What follows belongs to an exercise in optimizing a design on an open flow for small area and a short achievable clock period; a production flow would make more cautious choices.
RTL that was checked went through simulation tests only; none was proved equivalent to the original.
Some runs may be left out. An edit can pass the tests and still lose a function that they never use.
Function not checked in runs 2 to 4: the RTL went through the layout flow alone.

==> run_1/final_congestion.png <==
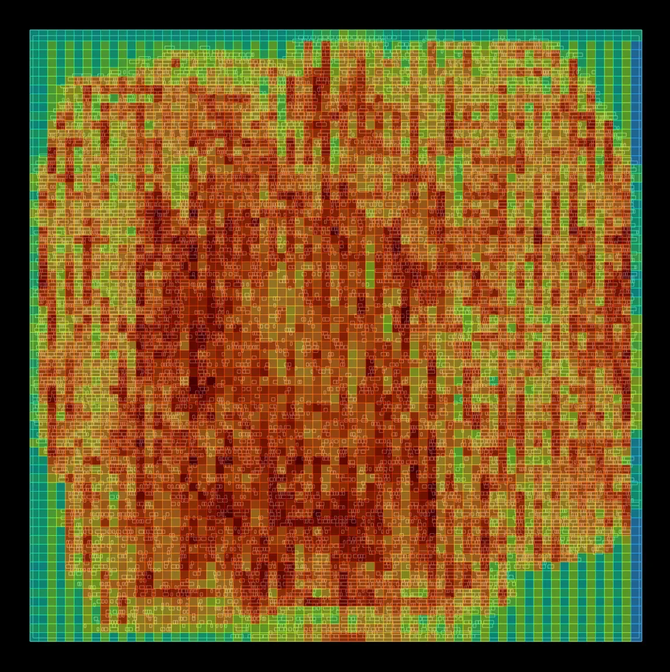
==> run_1/density.png <==
The die is cut into 24 by 24 equal tiles; white is low, dark blue is high, 0 to 100% covered.
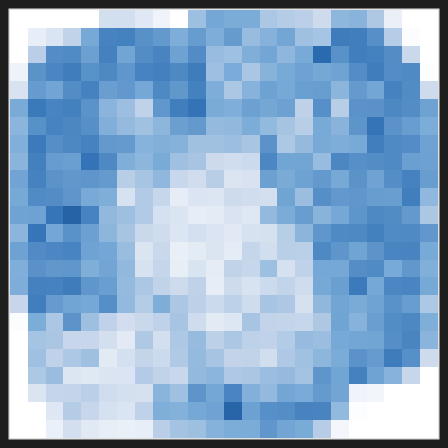
==> run_1/registers.png <==
The bar under the picture is 100 um long.
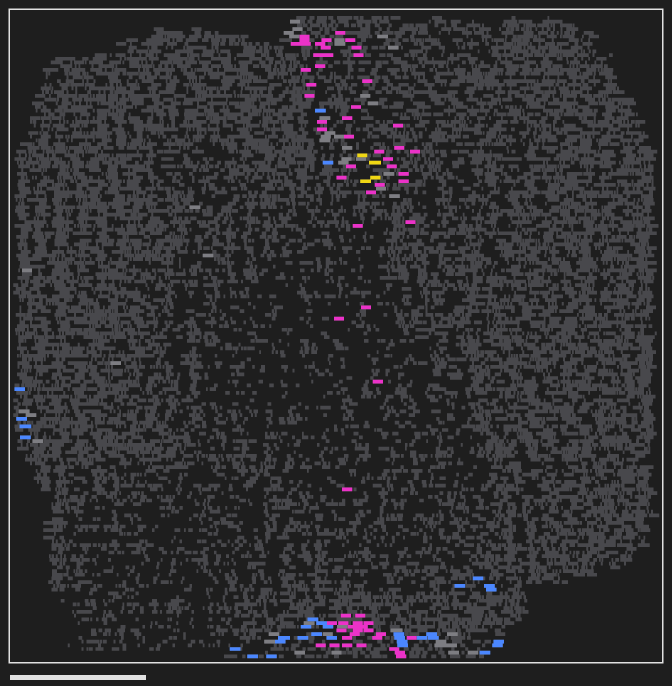
==> run_1/met1.png <==
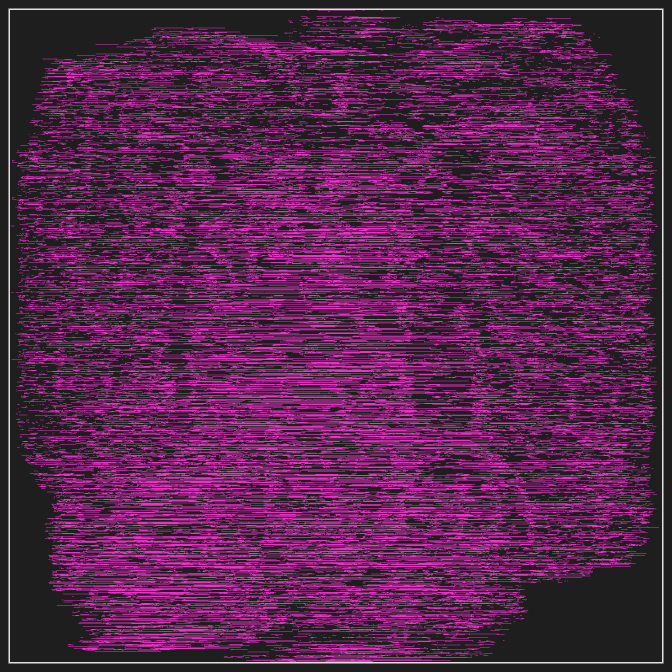
==> flow/design.v <==
module alu_d #(parameter N = 32)
(
  input clk, rst,
  input [1:0] inp_valid,
  input mode, 
  input [3:0] cmd,
  input ce, cin,
  input [N-1:0] opa, opb,
  output reg err, oflow, cout, g, l, e,
  output reg [(2*N-1):0] res
);
  reg signed [N-1:0] signed_a, signed_b;
  reg signed [N:0] signed_res;
  localparam rotate_N = $clog2(N);
  reg [rotate_N-1:0] rotate_amt;
  reg invalid_rotate;
  reg [(2*N-1):0] res_t;
  reg err_t, oflow_t, cout_t, g_t, l_t, e_t;
  reg [N-1:0] opa_reg, opb_reg;
  reg mode_reg, ce_reg, cin_reg;
  reg [1:0] inp_valid_reg;
  reg [3:0] cmd_reg;
  reg [(2*N-1):0] temp1, temp2;
  parameter add       = 4'b0000;
  parameter sub       = 4'b0001;
  parameter add_cin   = 4'b0010;
  parameter sub_cin   = 4'b0011;
  parameter inc_a     = 4'b0100;
  parameter dec_a     = 4'b0101;
  parameter inc_b     = 4'b0110;
  parameter dec_b     = 4'b0111;
  parameter cmp       = 4'b1000;
  parameter mult      = 4'b1001;
  parameter mult1     = 4'b1010;
  parameter signed_add = 4'b1011;
  parameter signed_sub = 4'b1100;
  parameter and1      = 4'b0000;
  parameter nand1     = 4'b0001;
  parameter or1       = 4'b0010;
  parameter nor1      = 4'b0011;
  parameter xor1      = 4'b0100;
  parameter xnor1     = 4'b0101;
  parameter not_a     = 4'b0110;
  parameter not_b     = 4'b0111;
  parameter shr1_a    = 4'b1000;
  parameter shr1_b    = 4'b1001;
  parameter shl1_a    = 4'b1010;
  parameter shl1_b    = 4'b1011;
  parameter rol_a_b   = 4'b1100;
  parameter ror_a_b   = 4'b1101;
  always @(posedge clk) begin
    if (rst) begin
      opa_reg <= 0;
      opb_reg <= 0; 
      cmd_reg <= 0;
      mode_reg <= 0; 
      ce_reg <= 0; 
      cin_reg <= 0;
      inp_valid_reg <= 0;
    end 
    else begin
      opa_reg <= opa;
      opb_reg <= opb;
      cmd_reg <= cmd;
      mode_reg <= mode;
      ce_reg <= ce;
      cin_reg <= cin;
      inp_valid_reg <= inp_valid;
    end
  end
  always @(*) begin
    signed_a = 0;
    signed_b = 0;
    signed_res = 0;
    rotate_amt = 0;
    res_t = 0;
    err_t = 0;
    oflow_t = 0;
    cout_t = 0;
    g_t = 0;
    l_t = 0;
    e_t = 0;
    if (ce_reg) begin
      res_t = 0;
      err_t = 0;
      oflow_t = 0;
      cout_t = 0;
      g_t = 0;
      l_t = 0;
      e_t = 0;
      if (mode_reg) begin
        case (cmd_reg)
          add: if (inp_valid_reg == 2'b11) begin
            res_t = opa_reg + opb_reg;
            cout_t = res_t[N];
          end
          sub: if (inp_valid_reg == 2'b11) begin
            res_t = opa_reg - opb_reg;
            oflow_t = (opa_reg < opb_reg);
          end
          add_cin: if (inp_valid_reg == 2'b11) begin
            res_t = opa_reg + opb_reg + cin_reg;
            cout_t = res_t[N];
          end
          sub_cin: if (inp_valid_reg == 2'b11) begin
            res_t = opa_reg - opb_reg - cin_reg;
            cout_t = res_t[N];
          end
          inc_a: if (inp_valid_reg == 2'b11 || inp_valid_reg == 2'b01) begin
            res_t = opa_reg + 1;
          end
          dec_a: if (inp_valid_reg == 2'b11 || inp_valid_reg == 2'b01) begin
            res_t = opa_reg - 1;
          end
          inc_b: if (inp_valid_reg == 2'b11 || inp_valid_reg == 2'b10) begin
            res_t = opb_reg + 1;
          end
          dec_b: if (inp_valid_reg == 2'b11 || inp_valid_reg == 2'b10) begin
            res_t = opb_reg - 1;
          end
          cmp: if (inp_valid_reg == 2'b11) begin
            g_t = (opa_reg > opb_reg);
            l_t = (opa_reg < opb_reg);
            e_t = (opa_reg == opb_reg);
          end
          mult: if (inp_valid_reg == 2'b11) begin
            res_t = (opa_reg + 1) * (opb_reg + 1);
          end    
          mult1: if (inp_valid_reg == 2'b11) begin
            res_t = (opa_reg << 1) * opb_reg;
          end
          signed_add: if (inp_valid_reg == 2'b11) begin
            signed_a = $signed(opa_reg);
            signed_b = $signed(opb_reg);
            signed_res = signed_a + signed_b;
            res_t = signed_res;
            cout_t = signed_res[N];
            oflow_t = (signed_a[N-1] == signed_b[N-1]) && (signed_res[N-1] != signed_a[N-1]);
            g_t = (signed_a > signed_b);
            l_t = (signed_a < signed_b);
            e_t = (signed_a == signed_b);
          end
          signed_sub: if (inp_valid_reg == 2'b11) begin
            signed_a = $signed(opa_reg);
            signed_b = $signed(opb_reg);
            signed_res = signed_a - signed_b;
            res_t = signed_res;
            cout_t = signed_res[N];
            oflow_t = (signed_a[N-1] == signed_b[N-1]) && (signed_res[N-1] != signed_a[N-1]);
            g_t = (signed_a > signed_b);
            l_t = (signed_a < signed_b);
            e_t = (signed_a == signed_b);
          end
        endcase
      end else begin
        case (cmd_reg)
          and1: if (inp_valid_reg == 2'b11) 
                res_t = opa_reg & opb_reg;
          nand1: if (inp_valid_reg == 2'b11) 
                 res_t = ~(opa_reg & opb_reg);
          or1: if (inp_valid_reg == 2'b11) 
               res_t = opa_reg | opb_reg;
          nor1: if (inp_valid_reg == 2'b11) 
                res_t = ~(opa_reg | opb_reg);
          xor1: if (inp_valid_reg == 2'b11)  
                res_t = opa_reg ^ opb_reg;
          xnor1: if (inp_valid_reg == 2'b11) 
                 res_t = ~(opa_reg ^ opb_reg);
          not_a: if (inp_valid_reg[0])
                 res_t = ~opa_reg;
          not_b: if (inp_valid_reg[1])
                 res_t = ~opb_reg;
          shr1_a: if (inp_valid_reg[0])  
                  res_t = {{N{1'b0}}, opa_reg >> 1};
          shr1_b: if (inp_valid_reg[1]) 
                  res_t = {{N{1'b0}}, opb_reg >> 1};
          shl1_a: if (inp_valid_reg[0]) 
                  res_t = {{N{1'b0}}, opa_reg << 1};
          shl1_b: if (inp_valid_reg[1])
                  res_t = {{N{1'b0}}, opb_reg << 1};
          rol_a_b: if (inp_valid_reg == 2'b11) begin
                   rotate_amt = opb_reg[rotate_N-1:0];
                   if (|opb_reg[N-1:rotate_N])
                     err_t = 1'b1;
                   else if (rotate_amt == 0) begin
                     res_t = opa_reg;
                     res_t = ((opa_reg << rotate_amt) | (opa_reg >> (N - rotate_amt))) & {(N){1'b1}};
                   end else
                     res_t = ((opa_reg << rotate_amt) | (opa_reg >> (N - rotate_amt))) & {(N){1'b1}};
                 end
          ror_a_b: if (inp_valid_reg == 2'b11) begin
                    rotate_amt = opb_reg[rotate_N-1:0];
                    if (|opb_reg[N-1:rotate_N]) begin
                      err_t = 1'b1;
                      res_t = ((opa_reg >> rotate_amt) | (opa_reg << (N - rotate_amt))) & {(N){1'b1}};
                    end else if (rotate_amt == 0)
                      res_t = opa_reg;
                    else
                      res_t = ((opa_reg >> rotate_amt) | (opa_reg << (N - rotate_amt))) & {(N){1'b1}};
                  end
        endcase
      end
    end
  end
  always @(posedge clk) begin
    if (rst) begin
      res <= 0;
      err <= 0;
      oflow <= 0;
      cout <= 0;
      g <= 0;
      l <= 0;
      e <= 0;
    end else begin
      res <= res_t;
      err <= err_t;
      oflow <= oflow_t;
      cout <= cout_t;
      g <= g_t;
      l <= l_t;
      e <= e_t;
    end
  end
endmodule
==> flow/run.sh <==
#!/bin/bash
# synth_recipe.tcl (not shown) runs the flow's synth.tcl, then flattens the netlist and writes it again
# the make line also repeats each setting of config.mk as NAME=value (left out here)
make -C /OpenROAD-flow-scripts/flow DESIGN_CONFIG=/design/flow/config.mk WORK_HOME=/design/flow/orfs CLKGATE_MAP_FILE= SYNTH_SCRIPT=/design/flow/synth_recipe.tcl finish
==> flow/config.mk <==
export PLATFORM = sky130hd
export DESIGN_NAME = alu_d
export DESIGN_NICKNAME = alu_d
export VERILOG_FILES = /design/flow/design.v
export SDC_FILE = /design/flow/constraint.sdc
export NUM_CORES = 4
export LEC_CHECK = 0
export CAP_MARGIN = 20
export CORE_MARGIN = 2
export CORE_UTILIZATION = 40
export CTS_CLUSTER_DIAMETER = 60
export CTS_CLUSTER_SIZE = 10
export PLACE_DENSITY = 0.6
export SLEW_MARGIN = 20
==> flow/constraint.sdc <==
create_clock -name core_clock -period 11.0 [get_ports {clk}]
set_input_delay 2.2000 -clock core_clock [delete_from_list [all_inputs] [get_ports {clk}]]
set_output_delay 2.2000 -clock core_clock [all_outputs]
set_load 0.01 [all_outputs]
==> metrics.cfg, run 1 <==
[run_status]
status = timing/DRC/antenna clean

[drt]
ant_nets = 0
drt-vias-per-instance = 6.03
drt-initial-drc-count = 10100
drc = 0
routedWlPerCell_um = 32.5
dr.pass1.iters = 9

[placement]
place.gp.congestion = 1.09
io_buffers = 144
hpwl_um = 375000

[synthesis]
yosys_warnings = 1
yosysMostFrequentCell = inv_1
async_reset_ff_frac = 0
synth_area_leader_cell = fa_1
synth_fp_nets = 13800
synth-seq-cells = 143
synthTopCellsByArea = fa_1 41%, inv_1 8.6%, ha_1 8.6%, nand2_1 7.5%, nor2_1 4.6%
postSynthAreaPerCell_um2 = 7.99
yosysTopAreaCellShare = 0.413
seq_area_frac_synth = 0.0319
synth_edf_count = 0
synth.distinct_cells = 107
syn-cell-area_um2 = 89800
synthTopCellsByCount = 2,066 x inv_1, 1,854 x fa_1, 1,794 x nand2_1
syn-instance-count = 11200
synth_ff_type = dfxtp_1

[floorplan]
start_util = 0.403
rows = 173
ios = 145
die-area_um2 = 228000
die_x_um = 478
die_y_um = 478
core_area_um2 = 223000

[setup_path]
worstSetupPathType = register to register
crit_path_max_incr_delay_ns = 0.60
cpMostUsedCell = fa_1
end_kind = register
critPathSlowestCell = fa_1
cp_max_fo = 34
worst_ep_arrival_time_ns = 11.26
r2r_slack_ns = 0.21
crit_required_ns = 11.48
start_kind = register

[clocking]
cts-root-buf = clkbuf_16
cts.sinks = 143
cts_tree = built
clock_latency_ns = 0.59
cts.clk_slew.worst_paths_ns = 0.13
holdBufCountCts = 0
cts_setup_buffers = 0
cts_buffers = 17
htreeDepth = 4
clock_path_buffers = 2

[cells_and_area]
fill_cells = 22500
nNetsFinal = 13700
drive_above_1_share = 0.0785
area_delta_synth_final_pct = 8.96
largest_reg_flops = 64

[run]
drv_cap = 0

[sta]
slew_headroom = 0.142
finClkSkew_ns = 0.0586
slew_violations = 0
finalSetupViolations = 0
tightest_slew_ns = 1.28
period_share = 0.981
hold_viol = 0
rsz0062_at_grt = false
tns_ns = 0
max_freq_mhz = 92.7
fin_crit_ns = 10.79

[global_routing]
antenna_found_initial = 37
gr-total-overflow = 0
grt_max_degree = 98
grt_use_total = 0.402
first_global_vias = 88000
grt_pass1_wl_um = 657000

[hold_path]
worstHoldPathType = register to register

About final_congestion.png:
global route hottest layer: met2
met3 usage: 0.0909
met1 Usage GRT: 0.526

About density.png:
fullest tile: 80%
tiles over 75% full: 0.50%
nearly empty tiles: 6.4%
mean over tiles: 41%

About registers.png:
| color | netlist name | sequential cells |
|---|---|---|
| yellow | `cmd_reg` | 4 |
| blue | `opa_reg` | 32 |
| magenta | `res` | 64 |
post-layout util: 0.439
Seq area share: 0.0302
total area of sequential cells: 2950 um^2

About met1.png:
main direction: horizontal
wire length on this layer: 182 mm
share of all routed wire: 39%
nets with wire on the layer: 12,571
Via Count: 85,500
Routed WL: 462,000 um

[run 1: kinds of logic after synthesis]
| kind of cell | count (synthesis) | share of synthesized area |
|---|---|---|
| AO/OA/AOI/OAI | 1596 | 0.118 |
| flip-flops | 143 | 0.0319 |
| buffers and inverters | 2838 | 0.119 |
| multiplexers | 154 | 0.0201 |
| adder cells (fa/ha/maj) | 2468 | 0.499 |
| AND/OR/NAND/NOR | 3585 | 0.168 |
| XOR/XNOR | 446 | 0.0436 |
[run 1: per-stage QoR]
stage               utilization  setup WS [ns]  cells  hold WS [ns]  area [um^2]
floorplan                     -          0.126  11200         0.540        89800
global placement          0.435        -0.0145  14100         0.712        97000
detailed placement        0.436         0.0573  14100         0.713        97100
CTS                       0.438         0.0921  14200         0.750        97600
global route              0.439         0.0141  14200         0.755        97800
finish                    0.439          0.214  14200         0.767        97800
[run 1: repair_timing]
item | 4_1_cts | 5_1_grt
endpoints found under the hold margin | 0 | 0
endpoints found under the setup margin | 4 | 15
cloned | 0 | 0
gates resized for setup | 4 | 23
[run 1: layout by cell type, fill, tap and decap left out, drive strengths merged, types with 73 or more instances in the layout]
cell	n
inv	2092
fa	1854
nand2	1794
nor2	1108
ha	614
buf	511
a21oi	411
xnor2	343
o21ai	328
clkdlybuf4s50	143
dfxtp	143
nand3	120
nor2b	112
nor3	104
mux2i	103
xor2	103
a21o	88
o22ai	88
a22oi	83
a221oi	77
a211oi	73
[run 1: worst max-delay path, delay by kind of cell (launching register included)]
family,cells,cell delay [ns]
flops,1,0.46
buf+inv,5,0.78
simple gates,7,2.46
fa+ha+maj,9,4.45
compound gates,10,2.27
xor+xnor,1,0.13
[run 1: cell type report]
class,instances,area (um^2),share of cell area
Tap cell,2975,3720,0.0381
Timing Repair Buffer,654,5480,0.0561
Multi-Input combinational cell,8249,77100,0.789
Clock inverter,14,119,0.00122
Clock buffer,18,429,0.00439
Antenna cell,25,62.6,0.000640
Sequential cell,143,2950,0.0302
Inverter,2106,7910,0.0808
[run 1: metal layers]
metal  vias to the layer above  share of wire  global-route usage
li1                      34900              -                   -
met1                     43800           0.39               0.526
met2                      5454           0.42               0.601
met3                      1353           0.10              0.0909
met4                        28          0.078               0.258
met5                         -        0.00049                   0
[run 1: path summary, 6_finish.rpt]
check | cells after the start | startpoint | end
worst max-delay path | 32 | opb_reg[10]$_SDFF_PP0_ | res[63]$_SDFF_PP0_
worst min register to register | 2 | cmd_reg[3]$_SDFF_PP0_ | g$_SDFF_PP0_
worst min-delay path | 2 | cmd_reg[3]$_SDFF_PP0_ | g$_SDFF_PP0_
worst max register to register | 32 | opb_reg[10]$_SDFF_PP0_ | res[63]$_SDFF_PP0_
## Run 2: large edit since run 1, in outline
flow/design.v: 224 -> 2994 lines; modules unchanged: 0
  alu_d: edited, 224 -> 2994 lines
==> flow/flow/run.sh (new file) <==
#!/bin/bash
# The standard layout, with the port buffers made of a plain buffer cell
# (buf_2) instead of the delay-cell buffers buffer_ports picks by default.
set -o pipefail
export BUFFER_PORTS_ARGS="-buffer_cell sky130_fd_sc_hd__buf_2"
bash standard.sh > standard.log 2>&1
==> flow/standard.sh (new file) <==
#!/bin/bash
# synth_recipe.tcl (not shown) runs the flow's synth.tcl, then flattens the netlist and writes it again
# the make line also repeats each setting of config.mk as NAME=value (left out here)
make -C /OpenROAD-flow-scripts/flow DESIGN_CONFIG=/design/flow/config.mk WORK_HOME=/design/flow/orfs CLKGATE_MAP_FILE= SYNTH_SCRIPT=/design/flow/synth_recipe.tcl "${@:-finish}"
--- a/flow/config.mk
+++ b/flow/config.mk
@@ -6,4 +6,5 @@
 export NUM_CORES = 4
 export LEC_CHECK = 0
+export ABC_CLOCK_PERIOD_IN_PS = 5000
 export CAP_MARGIN = 20
 export CORE_MARGIN = 2
@@ -12,3 +13,4 @@
 export CTS_CLUSTER_SIZE = 10
 export PLACE_DENSITY = 0.6
+export SETUP_SLACK_MARGIN = 5
 export SLEW_MARGIN = 20
removed: flow/run.sh
==> run_2/density.png <==
The die is cut into 31 by 31 equal tiles; white is low, dark blue is high, 0 to 100% covered.
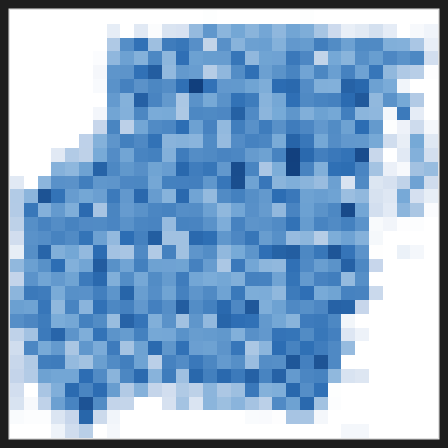
core area: 90,300 um^2
post-layout util: 0.438

==> run_2/final_clocks.png <==
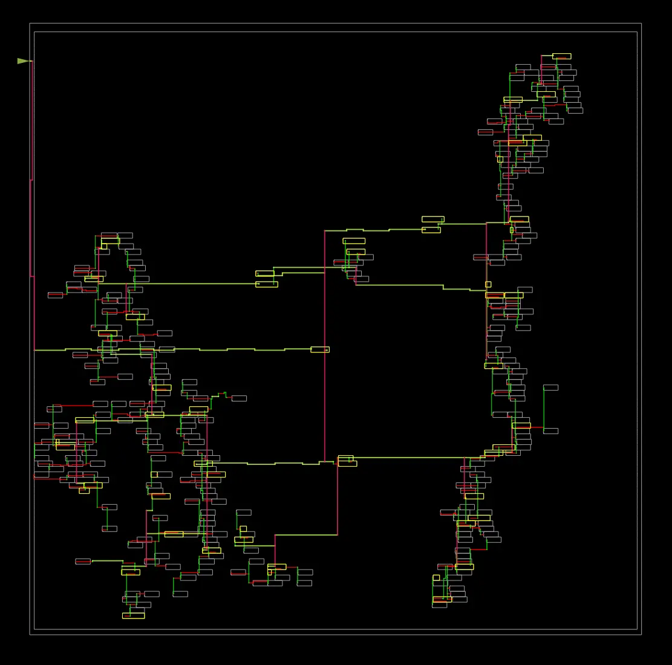
clk sinks: 271

==> run 2 against run 1 <==
Effect of this change: register-to-register slack better by 5.4 ns; worst hold slack got worse by 0.33 ns; via count shrank 65%; first-iteration DRC count down 61%; design area decreased by 60%; critical path type is now register to output port; critical endpoint is now res[26]; highest routed layer unchanged.
==> metrics.cfg, run 2 <==
[run_status]
status = timing/DRC/antenna clean

[drt]
dr.pass1.iters = 6  ; -3
ant_nets = 0  ; unchanged
drt-vias-per-instance = 5.93  ; -1.6%
drc = 0  ; unchanged
vias = 30000  ; -65%
wirelength_um = 139000  ; -70%
drt-initial-drc-count = 3986  ; -61%
routedWlPerCell_um = 27.5  ; -15%

[synthesis]
yosysMostFrequentCell = inv_1
synth_fp_nets = 4702  ; -66%
syn-instance-count = 3922  ; -65%
async_reset_ff_frac = 0  ; unchanged
synth-seq-cells = 271  ; +90%
postSynthAreaPerCell_um2 = 9.32  ; +17%
seq_area_frac_synth = 0.148  ; +0.117
synth_area_leader_cell = fa_1
synth_edf_count = 0  ; unchanged
synthTopCellsByCount = 719 x inv_1, 534 x fa_1, 529 x a22oi_1
synth.distinct_cells = 73  ; -32%
yosysTopAreaCellShare = 0.293  ; -0.121
syn-cell-area_um2 = 36500  ; -59%
synthTopCellsByArea = fa_1 29%, dfxtp_1 15%, xnor2_1 12%, a22oi_1 11%, inv_1 7.4%
yosys_warnings = 1  ; unchanged
synth_ff_type = dfxtp_1

[sta]
rsz0062_at_grt = true
max_freq_mhz = 169  ; +82%
slew_violations = 0  ; unchanged
finalSetupViolations = 0  ; unchanged
fin_crit_ns = 5.92  ; -4.87 ns
slew_headroom = 0.282  ; +0.140
tns_ns = 0  ; unchanged
period_share = 0.538  ; -0.443
tightest_slew_ns = 1.08  ; -0.200 ns
hold_viol = 0  ; unchanged
finClkSkew_ns = 0.0291  ; -0.0295 ns

[cells_and_area]
nNetsFinal = 4645  ; -66%
area_delta_synth_final_pct = 8.24
largest_reg_flops = 64  ; unchanged
fin_area_um2 = 39600  ; -60%
fill_cells = 8797  ; -61%
final_common_cell = inv_1
final_cell_mix = 719 x inv_1, 534 x fa_1, 529 x a22oi_1
drive_above_1_share = 0.103  ; +0.0246

[setup_path]
worstReg2RegEnd = s_r[30]$_DFF_P_
critPathSlowestCell = a211o_1
start_kind = register
worst_ep_arrival_time_ns = 3.72  ; -7.54 ns
end_kind = output port
cp_max_fo = 4  ; -88%
crit_path_max_incr_delay_ns = 0.35  ; -0.25 ns
cp-startpoint = c_r[0]$_DFF_P_
r2r_slack_ns = 5.64  ; +5.43 ns
worstSetupPathType = register to output port
r2r_start = dneg[4]$_DFF_P_
cp-endpoint = res[26]
r2r_cells = 13  ; -59%
crit_required_ns = 8.80  ; -2.68 ns

[floorplan]
start_util = 0.405  ; +0.00169
die_x_um = 306  ; -36%
ios = 145  ; unchanged
rows = 110  ; -36%

[global_routing]
grt_max_degree = 38  ; -61%
grt_pass1_wl_um = 206000  ; -69%
gr-total-overflow = 0  ; unchanged
antenna_found_initial = 2  ; -95%
first_global_vias = 30800  ; -65%

[clocking]
cts_buffers = 38  ; +21
holdBufCountCts = 0  ; unchanged
cts.clk_slew.worst_paths_ns = 0.05  ; -0.08 ns
clock_path_buffers = 3  ; +1
cts_tree = built
clock_latency_ns = 0.58  ; about the same

[run]
drv_cap = 0  ; unchanged

[hold_path]
worstHoldPathType = register to register
hp-start = sel_cout$_DFF_P_

[placement]
io_buffers = 144  ; unchanged
hpwl_um = 94100  ; -75%

==> run_2/final_congestion.png <==
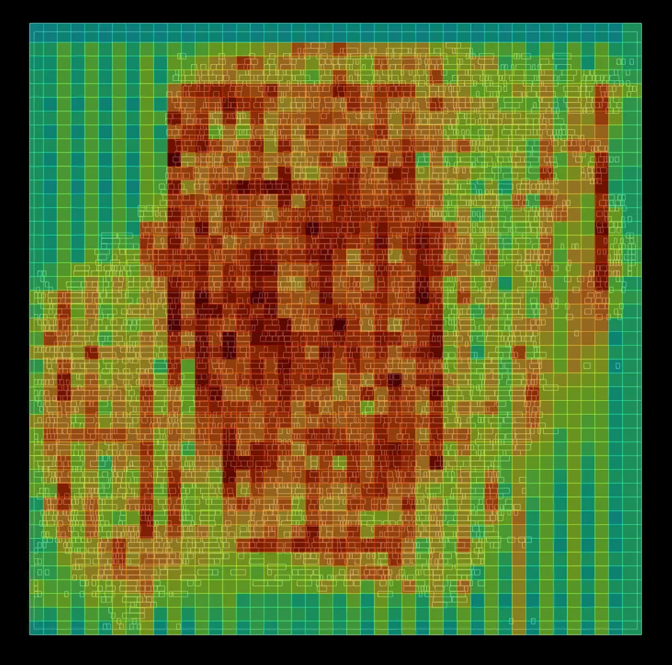
All-Layer GR Usage: 0.296
met3 usage: 0.113
met1 Usage GRT: 0.396

==> run_2/gate_families.png <==
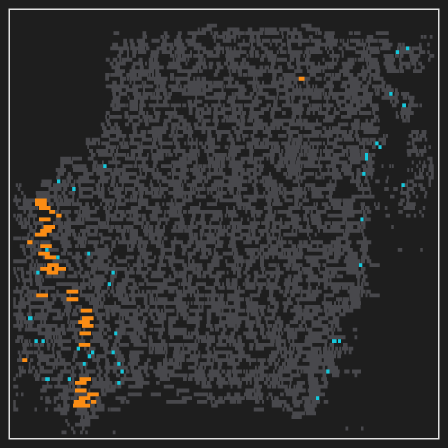
| color | family | cells | most used |
|---|---|---|---|
| orange | multiplexers | 37 | mux4_2 |
| cyan | AND and OR gates | 39 | or3_1 |
Layout Cells excl Fill: 5,056
fraction of area in multi-input gates: 0.686

-- run 2: how the worst min path moves through the flow --
stage | to | slack, ns | depth (start not counted)
final | o_cout$_DFF_P_ | 0.44 | 1
after global routing | o_lo$_DFF_P_ | 0.47 | 1
after CTS | o_cout$_DFF_P_ | 0.44 | 1
after detailed placement | o_cout$_DFF_P_ | 0.42 | 1
after global placement | o_lo$_DFF_P_ | 0.42 | 1
after floorplan | o_sova$_DFF_P_ | 0.33 | 0
-- run 2: final cells by class --
cell class | count | area (um^2) | share of cell area
Multi-Input combinational cell | 2572 | 27100 | 0.686
Sequential cell | 271 | 5450 | 0.138
Inverter | 734 | 2760 | 0.0697
Timing Repair Buffer | 248 | 1500 | 0.0380
Tap cell | 1176 | 1470 | 0.0372
Clock buffer | 41 | 972 | 0.0246
Clock inverter | 14 | 254 | 0.00642
-- run 2: cells by family (layout without fill, tap and decap cells) --
group	count (synthesis)	count (layout)	synth area share
AOI/OAI and AO/OA	900	900	0.184
xor gates and xnor gates	582	582	0.140
adders and majority gates	705	705	0.351
buffers and inverters	1079	1037	0.111
DFF	271	271	0.148
muxes	37	37	0.0205
and+or+nand+nor	348	348	0.0455
-- run 2: what timing repair did --
action | in CTS | in global routing
pin swaps | 3 | 3
resized for setup | 3 | 5
setup buffers | 1 | 2
endpoints found under the setup margin | 32 | 13
cloned | 0 | 0
-- run 2: per-layer routing --
metal / GRT usage / up-vias / wire (um)
met2: 0.429 / 2250 / 57000
met5: 0 / - / 7
met1: 0.396 / 14700 / 55700
li1: - / 12700 / -
met3: 0.113 / 422 / 20200
met4: 0.115 / 2 / 6250
-- run 2: per-stage QoR --
stage               hold slack, ns  cells  setup slack (ns)  utilization
floorplan                    0.329   3922              6.08            -
global placement             0.423   4998              5.18        0.424
detailed placement           0.423   4998              5.11        0.424
CTS                          0.436   5054              4.99        0.437
global route                 0.465   5056              4.98        0.438
finish                       0.435   5056              5.08        0.438
-- run 2: critical path, delay by kind of cell (launching register included) --
kind,cells,cell delay (ns)
AOI/OAI and AO/OA,9,1.91
xor gates and xnor gates,1,0.34
buffers and inverters,3,0.38
adders and majority gates,1,0.19
DFF,1,0.30
## Run 3: what changed since run 2
--- a/flow/config.mk
+++ b/flow/config.mk
@@ -12,5 +12,5 @@
 export CTS_CLUSTER_DIAMETER = 60
 export CTS_CLUSTER_SIZE = 10
 export PLACE_DENSITY = 0.6
-export SETUP_SLACK_MARGIN = 5
+export SETUP_SLACK_MARGIN = 4
 export SLEW_MARGIN = 20
==> run_3/gate_families.png <==
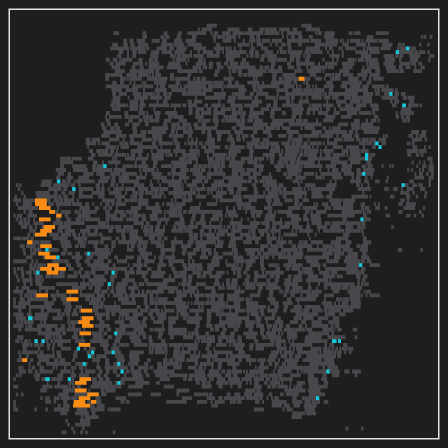
most common cell after layout, fill and taps aside: inv_1
fraction of area in multi-input gates: 0.686
Layout Cells excl Fill: 5,053

==> run_3/density.png <==
The die is cut into 31 by 31 equal tiles; white is low, dark blue is high, 0 to 100% covered.
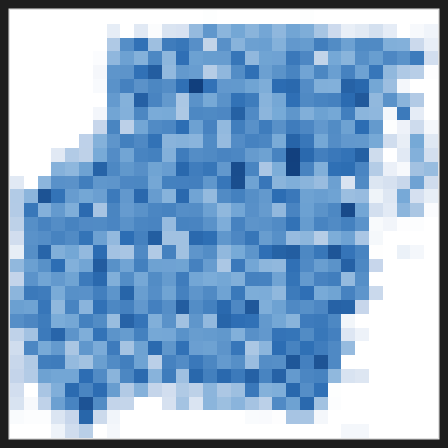
nearly empty tiles: 24%
densest ninth of the die: center
tiles over 75% full: 6.6%
fullest tile: 94%
emptiest ninth of the die: north-west

==> run 3 against run 2 <==
Effect of this change: still clean on timing, DRC and antenna; global-route usage barely moved; sequential share of layout area barely moved.
==> metrics.cfg, run 3 <==
[floorplan]
ios = 145  ; unchanged
die_x_um = 306  ; unchanged
rows = 110  ; unchanged
start_util = 0.405  ; unchanged
die_y_um = 306
die-area_um2 = 93800
core_area_um2 = 90300  ; unchanged

[synthesis]
postSynthAreaPerCell_um2 = 9.32  ; unchanged
yosysMostFrequentCell = inv_1
synth_ff_type = dfxtp_1
synth.distinct_cells = 73  ; unchanged
synthTopCellsByArea = fa_1 29%, dfxtp_1 15%, xnor2_1 12%, a22oi_1 11%, inv_1 7.4%
synthTopCellsByCount = 719 x inv_1, 534 x fa_1, 529 x a22oi_1
synth_edf_count = 0  ; unchanged
yosys_warnings = 1  ; unchanged
synth-seq-cells = 271  ; unchanged
yosysTopAreaCellShare = 0.293  ; unchanged
synth_area_leader_cell = fa_1
synth_fp_nets = 4702  ; unchanged
syn-instance-count = 3922  ; unchanged
async_reset_ff_frac = 0  ; unchanged
syn-cell-area_um2 = 36500  ; unchanged
seq_area_frac_synth = 0.148  ; unchanged

[clocking]
clock_path_buffers = 3  ; unchanged
cts.clk_slew.worst_paths_ns = 0.05  ; about the same
ctsResizeCount = 0  ; -3
cts_buffers = 38  ; unchanged
cts_tree = built
cts_setup_buffers = 0  ; -1
cts-root-buf = clkbuf_16
htreeDepth = 2
cts.sinks = 271  ; unchanged
holdBufCountCts = 0  ; unchanged

[setup_path]
r2r_cells = 13  ; unchanged
worst_ep_arrival_time_ns = 4.35  ; +0.63 ns
start_kind = register
worstSetupPathType = register to output port
crit_required_ns = 8.80  ; about the same
cp_max_fo = 20  ; +16
r2r_slack_ns = 5.65  ; about the same
end_kind = output port

[placement]
place.gp.congestion = 0.927
dp_cells = 4998  ; unchanged
hpwl_um = 94100  ; unchanged
io_buffers = 144  ; unchanged

[cells_and_area]
drive_above_1_share = 0.101  ; -0.00250
final_util = 0.437  ; -0.000748
diodes = 0
area_delta_synth_final_pct = 8.06
nNetsFinal = 4642  ; -0.065%
fill_cells = 8806  ; +0.10%
final_cell_mix = 719 x inv_1, 534 x fa_1, 529 x a22oi_1
largest_reg_flops = 64  ; unchanged
top_register = s_r

[sta]
tns_ns = 0  ; unchanged
period_share = 0.596  ; +0.0580
slew_violations = 0  ; unchanged
rsz0062_at_grt = false
fin_crit_ns = 6.55  ; +0.638 ns
slew_headroom = 0.277  ; -0.00558
hold_viol = 0  ; unchanged
finalSetupViolations = 0  ; unchanged
max_freq_mhz = 153  ; -9.7%
tightest_slew_ns = 1.08  ; +0.00837 ns

[hold_path]
worstHoldPathType = register to register
holdPathStages = 1  ; unchanged

[global_routing]
antenna_found_initial = 2  ; unchanged
grt_use_total = 0.296  ; about the same
grt_pass1_wl_um = 206000  ; about the same
first_global_vias = 30800  ; -0.0097%
gr-total-overflow = 0  ; unchanged
grt_max_degree = 38  ; unchanged

[run]
drv_cap = 0  ; unchanged

[drt]
dr.pass1.iters = 6  ; unchanged
drt-initial-drc-count = 4046  ; +1.5%
routedWlPerCell_um = 27.6  ; +0.13%
drt-vias-per-instance = 5.95  ; +0.24%
ant_nets = 0  ; unchanged
wirelength_um = 139000  ; about the same
vias = 30100  ; +0.18%
drc = 0  ; unchanged

[run_status]
status = timing/DRC/antenna clean

==> run_3/final_clocks.png <==
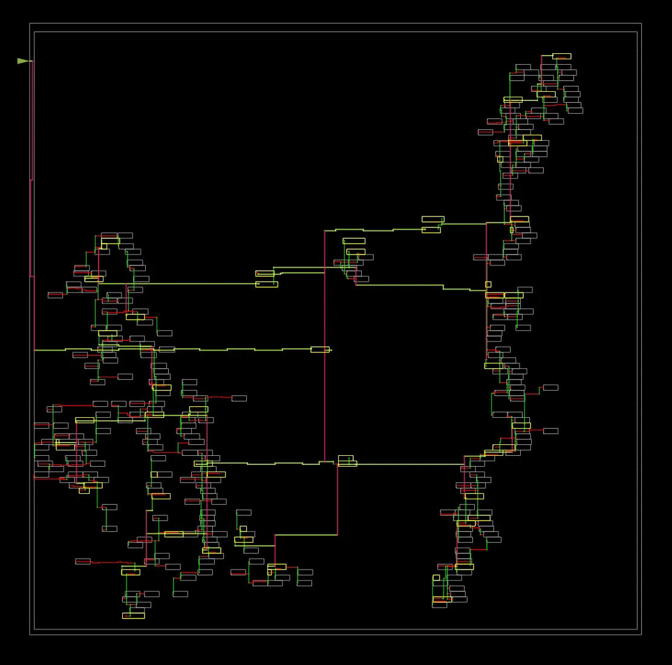
clock skew: 0.0304 ns
seq_cells: 271
later-pin clock latency in the skew report: 0.59 ns

==> run_3/registers.png <==
The bar under the picture is 100 um long.
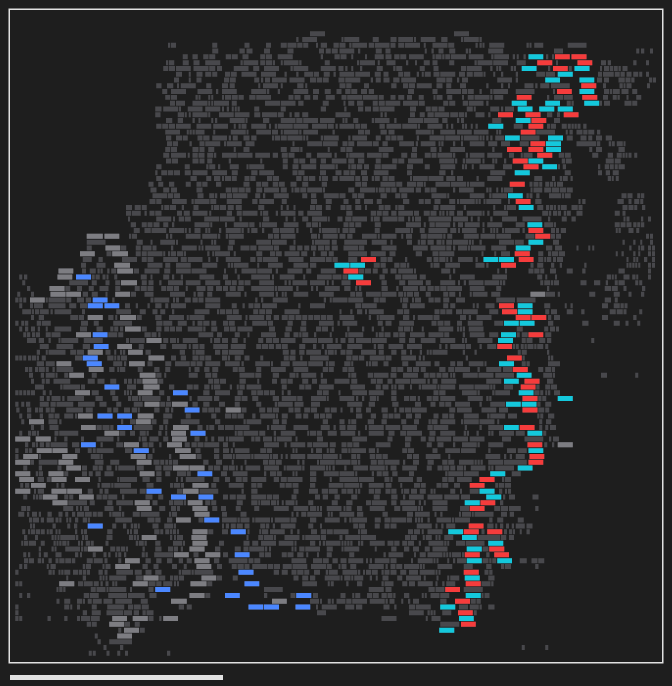
| color | netlist name | sequential cells |
|---|---|---|
| red | `c_r` | 63 |
| cyan | `s_r` | 64 |
| blue | `b_r` | 33 |
Seq area share: 0.138
total area of sequential cells: 5450 um^2

## run 3: area by class of cell
| class | instances | area, um^2 | area share |
|---|---|---|---|
| Tap cell | 1176 | 1470 | 0.0373 |
| Timing Repair Buffer | 245 | 1480 | 0.0375 |
| Sequential cell | 271 | 5450 | 0.138 |
| Multi-Input combinational cell | 2572 | 27100 | 0.686 |
| Clock inverter | 14 | 254 | 0.00643 |
| Clock buffer | 41 | 972 | 0.0246 |
| Inverter | 734 | 2760 | 0.0698 |
## run 3: cell families (layout without fill, tap and decap cells)
kind of cell               Yosys count  after routing  share of synthesized area
xor gates and xnor gates           582            582                      0.140
and+or+nand+nor                    348            348                     0.0455
buffers and inverters             1079           1034                      0.111
muxes                               37             37                     0.0205
DFF                                271            271                      0.148
AOI/OAI and AO/OA                  900            900                      0.184
adders and majority gates          705            705                      0.351
## run 3: metrics by stage
step	worst slack, ns	instance area, um^2	hold slack (ns)
final	4.45	39500	0.435
after CTS	4.48	39500	0.436
after floorplan	6.08	36500	0.329
after global placement	5.18	38200	0.423
after global routing	4.31	39500	0.465
after detailed placement	5.11	38200	0.423
## run 3: final timing paths
path | startpoint | end
min reg2reg | sel_cout$_DFF_P_ | o_cout$_DFF_P_
min | sel_cout$_DFF_P_ | o_cout$_DFF_P_
max reg2reg | dneg[4]$_DFF_P_ | s_r[30]$_DFF_P_
max | c_r[0]$_DFF_P_ | res[63]
## run 3: routing by layer
metal | vias to the layer above | wire (um) | global-route usage
li1 | 12700 | - | -
met1 | 14700 | 55500 | 0.396
met2 | 2253 | 57400 | 0.431
met3 | 417 | 20400 | 0.112
met4 | 2 | 6020 | 0.113
met5 | - | 7 | 0
## run 3: worst max-delay path: stages (launching register included)
cell	delay, ns
dfxtp_1	0.30
ha_1	0.19
o211ai_1	0.20
a21boi_1	0.14
a211o_1	0.35
a21oi_4	0.24
inv_2	0.09
a21oi_4	0.25
inv_1	0.10
ha_1	0.76
nand2_1	0.60
o311a_1	0.26
o211ai_1	0.10
buf_2	0.16
==> run 4: too many edits to list; what changed since run 3 <==
flow/design.v: 2994 -> 2954 lines; modules unchanged: 0
  alu_d: edited, 2994 -> 2954 lines
==> flow/flow/run.sh (replaced) <==
#!/bin/bash
# The standard layout, with the port buffers made of a plain buffer cell
# (buf_2) instead of the delay-cell buffers buffer_ports picks by default,
# and timing repair aimed at a larger setup slack.
set -o pipefail
export BUFFER_PORTS_ARGS="-buffer_cell sky130_fd_sc_hd__buf_2"
export SETUP_SLACK_MARGIN=6
bash standard.sh > standard.log 2>&1
--- a/flow/config.mk
+++ b/flow/config.mk
@@ -6,5 +6,5 @@
 export NUM_CORES = 4
 export LEC_CHECK = 0
-export ABC_CLOCK_PERIOD_IN_PS = 5000
+export ABC_AREA = 1
 export CAP_MARGIN = 20
 export CORE_MARGIN = 2
@@ -13,4 +13,3 @@
 export CTS_CLUSTER_SIZE = 10
 export PLACE_DENSITY = 0.6
-export SETUP_SLACK_MARGIN = 4
 export SLEW_MARGIN = 20
==> run_4/final_congestion.png <==
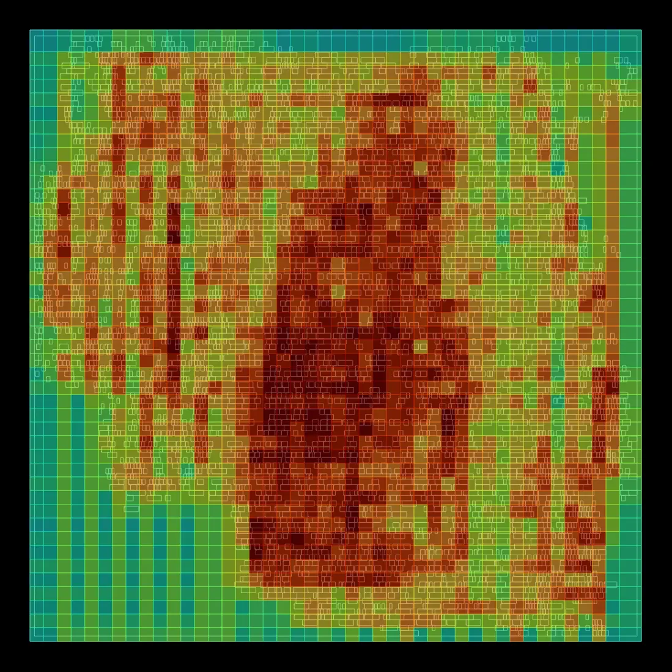
met3 usage: 0.148
met1 Usage GRT: 0.445
post-layout util: 0.447
All-Layer GR Usage: 0.348

==> run_4/met1.png <==
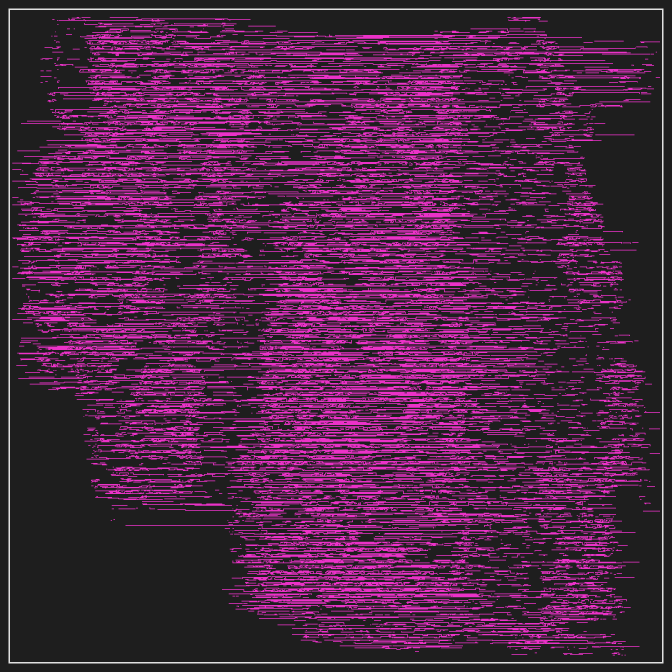
Routed WL: 169,000 um
Via Count: 37,900

==> run 4 against run 3 <==
Effect of this change: first-iteration DRC count increased by 48%; register-to-register slack improved by 0.33 ns; clock skew grew 0.0083 ns; critical path depth fell by 1; worst hold slack got worse by 0.034 ns; critical path type is now register to register.
==> metrics.cfg, run 4 <==
[sta]
period_share = 0.457  ; -0.139
finalSetupViolations = 0  ; unchanged
fin_crit_ns = 5.02  ; -1.53 ns
finClkSkew_ns = 0.0387  ; +0.00835 ns
hold_ws_ns = 0.401  ; -0.0342 ns
tns_ns = 0  ; unchanged
slew_headroom = 0.293  ; +0.0164
rsz0062_at_grt = true
max_freq_mhz = 199  ; +30%
hold_viol = 0  ; unchanged
slew_violations = 0  ; unchanged
tightest_slew_ns = 1.06  ; -0.0260 ns

[drt]
drt-vias-per-instance = 6.30  ; +6.0%
drt-initial-drc-count = 5973  ; +48%
routedWlPerCell_um = 28.2  ; +2.3%
drc = 0  ; unchanged
ant_nets = 0  ; unchanged
dr.pass1.iters = 13  ; +7

[clocking]
cts-root-buf = clkbuf_16
cts_tree = built
clock_path_buffers = 3  ; unchanged
cts.sinks = 308  ; +14%
cts.clk_slew.worst_paths_ns = 0.05  ; about the same
clock_latency_ns = 0.62  ; +0.03 ns
htreeDepth = 2  ; unchanged

[placement]
hpwl_um = 122000  ; +29%
io_buffers = 144  ; unchanged
place.gp.congestion = 1.02  ; +10%

[global_routing]
antenna_found_initial = 5  ; +3
first_global_vias = 36300  ; +18%
grt_pass1_wl_um = 245000  ; +19%
gr-total-overflow = 0  ; unchanged
grt_max_degree = 37  ; -2.6%

[setup_path]
cp_top_family = adder cells
path_buf_inv = 3  ; unchanged
worstSetupPathType = register to register
crit_required_ns = 11.47  ; +2.67 ns
end_kind = register
start_kind = register
crit_chain = buf_4 -> clkinvlp_4 -> o22ai_1 -> a221oi_1 -> xor2_1 -> fa_1 -> fa_1 -> fa_1 -> fa_1 -> fa_1 -> inv_1 -> ha_1
cpMostUsedCell = fa_1
critPathSlowestCell = fa_1
crit_path_max_incr_delay_ns = 0.71  ; -0.05 ns
worst_ep_arrival_time_ns = 5.50  ; +1.15 ns
cp_max_fo = 22  ; +10%

[run]
drv_cap = 0  ; unchanged

[floorplan]
die_y_um = 308  ; +0.46%
die-area_um2 = 94600  ; +0.92%
start_util = 0.403  ; -0.00175
core_area_um2 = 91500  ; +1.4%
die_x_um = 308  ; +0.46%
ios = 145  ; unchanged
rows = 111  ; +0.91%

[synthesis]
synth-seq-cells = 308  ; +14%
yosys_warnings = 1  ; unchanged
yosysMostFrequentCell = nand2_1
synth_fp_nets = 5470  ; +16%
synthTopCellsByCount = 859 x nand2_1, 617 x inv_1, 403 x xor2_1
async_reset_ff_frac = 0  ; unchanged
synth_area_leader_cell = fa_1
synth_ff_type = dfxtp_1
synth_edf_count = 0  ; unchanged
postSynthAreaPerCell_um2 = 7.58  ; -19%
synth.distinct_cells = 56  ; -23%
seq_area_frac_synth = 0.167  ; +0.0187
syn-cell-area_um2 = 36900  ; +0.93%
yosysTopAreaCellShare = 0.183  ; -0.109
syn-instance-count = 4863  ; +24%
synthTopCellsByArea = fa_1 18%, dfxtp_1 17%, xor2_1 9.6%, nand2_1 8.7%, a221oi_1 8.0%

[cells_and_area]
final_cell_mix = 795 x nand2_1, 600 x inv_1, 402 x xor2_1
top_register = s_r
nNetsFinal = 5417  ; +17%
multi_input_area_um2 = 27600  ; +1.8%
final_common_cell = nand2_1
largest_reg_flops = 64  ; unchanged
regArea_um2 = 6190  ; +14%
drive_above_1_share = 0.120  ; +0.0193
fill_cells = 9209  ; +4.6%
area_delta_synth_final_pct = 11.0

[run_status]
status = timing/DRC/antenna clean

[hold_path]
worstHoldPathType = register to register

==> run_4/final_clocks.png <==
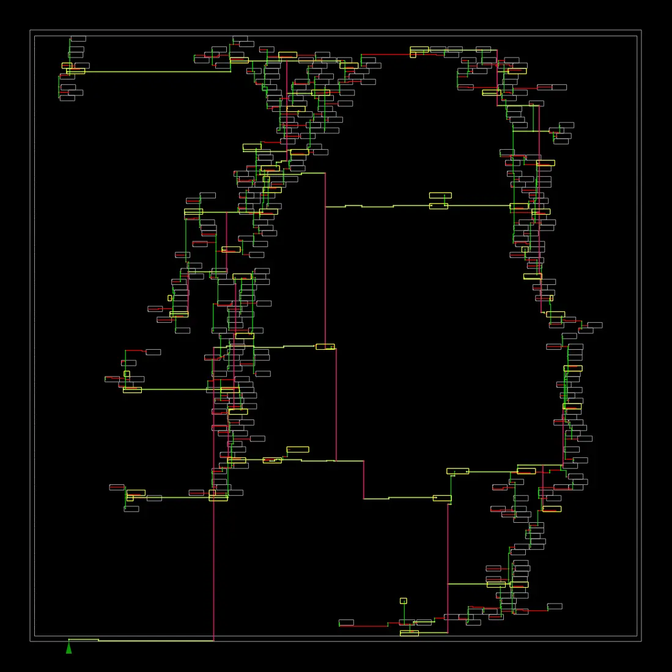
seq_cells: 308
CTS Buf Count: 41

==> run_4/registers.png <==
The bar under the picture is 100 um long.
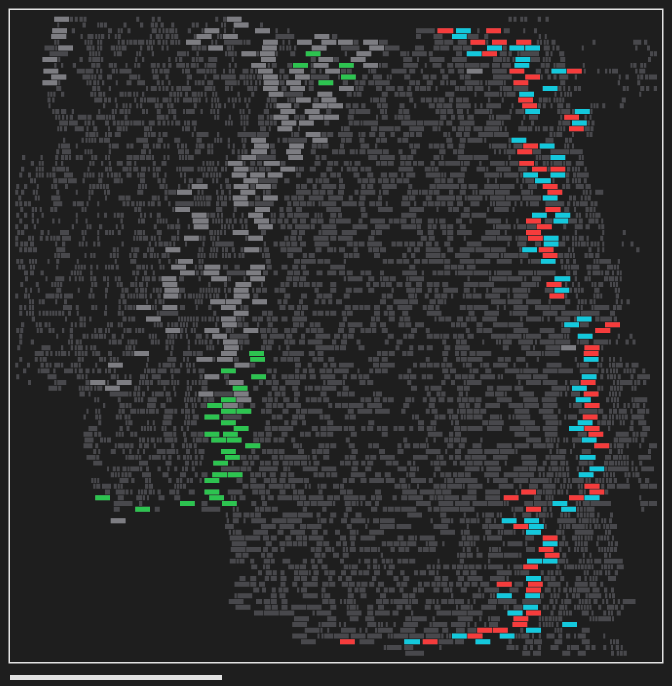
| color | netlist name | sequential cells |
|---|---|---|
| cyan | `s_r` | 64 |
| red | `c_r` | 63 |
| green | `a3_r` | 34 |

==> run 4: cell count changes in the layout (fill, tap and decap cells not counted), sizes merged, moves of 44 or more <==
cell    before  now
nor2        69  250
a221oi       5  335
o21ai       42  102
xnor2      519   21
a21o        54   10
nand3       34  242
fa         534  338
xor2        63  406
nand2      124  875
o22ai        4  368
a22oi      529    0
inv        736  632
a22o        58    1
a21oi       77  148
==> run 4: worst paths after layout <==
check | depth (start not counted) | slack (ns) | startpoint | endpoint
worst min-delay path | 2 | 0.40 | sel_t32$_DFF_P_ | o_t32$_DFF_P_
worst max register to register | 12 | 5.98 | a_r[22]$_DFF_P_ | s_r[36]$_DFF_P_
worst min register to register | 2 | 0.40 | sel_t32$_DFF_P_ | o_t32$_DFF_P_
worst max-delay path | 12 | 5.98 | a_r[22]$_DFF_P_ | s_r[36]$_DFF_P_
==> run 4: per-stage QoR <==
stage / cells / instance area [um^2] / util / setup WS [ns]
2_1_floorplan: 4863 / 36900 / - / 6.60
3_3_place_gp: 5927 / 38500 / 0.420 / 5.74
3_5_place_dp: 5927 / 38500 / 0.420 / 5.69
4_1_cts: 5992 / 40300 / 0.440 / 5.97
5_1_grt: 6008 / 40900 / 0.447 / 5.91
6_report: 6012 / 41000 / 0.447 / 5.98
==> run 4: routing by layer <==
layer | up-vias | routed length [um] | global-route usage
met1 | 17600 | 65900 | 0.445
met2 | 2940 | 66500 | 0.489
met3 | 833 | 23800 | 0.148
met5 | - | 278 | 0.0212
met4 | 10 | 13000 | 0.190
li1 | 16500 | - | -
==> run 4: cell families (layout without fill, tap and decap cells) <==
family	Yosys count	in the layout	synth area share
compound gates	1102	1102	0.208
xor+xnor	427	427	0.102
fa+ha+maj	532	532	0.249
buf+inv	1035	992	0.108
flops	308	308	0.167
other cells	0	5	0
simple gates	1459	1460	0.166
==> run 4: cell type report <==
cell class              count  share of cell area
diodes                      5            0.000306
clock buffers              43              0.0255
clock inverters            11             0.00376
inverters                 656              0.0617
multi-input cells        3521               0.673
flip-flops and latches    308               0.151
well taps                1186              0.0362
repair buffers            273              0.0467
repair inverters            9             0.00122
==> run 4: worst min-delay path: cells and delay by family, from the launching register on <==
kind,cells,cell delay (ns)
and+or+nand+nor,1,0.03
buffers and inverters,1,0.04
DFF,1,0.29
==> run 4: what timing repair did <==
item | in CTS | in global routing
pin swaps | 18 | 26
endpoints found under the setup margin | 90 | 104
cloned | 5 | 10
setup buffers | 6 | 5
resized for setup | 117 | 134
hold buffers | 0 | 0
hold endpoints to repair | 0 | 0

-- port drivers added, routing unchanged --
How much do the figures lean on ideal ports? The routed layouts below were timed once more, with nothing changed but the port constraints.
Step 1: set_driving_cell puts a clkbuf_16 on clk and a buf_2 on each other input, an assumption about the parent block.
Step 2 moves the port delays by t, midway between the first and last clock arrival at a register: inputs arrive t later, outputs are due t later. That takes back most of the time a late clock gives input paths.
Three values: ideal, step 1, step 2; two values: the first two.
run	t (ns)	slack for setup (ns)	clock arrival spread, ns
run 1	0.631	0.214 / 0.214 / 0.214	0.059 / 0.058
run 2	0.638	5.084 / 5.016 / 5.644	0.030 / 0.030
run 3	0.637	4.447 / 4.379 / 5.017	0.030 / 0.031
run 4	0.665	5.976 / 5.971 / 5.976	0.041 / 0.041
After both steps every run listed still meets setup and hold.
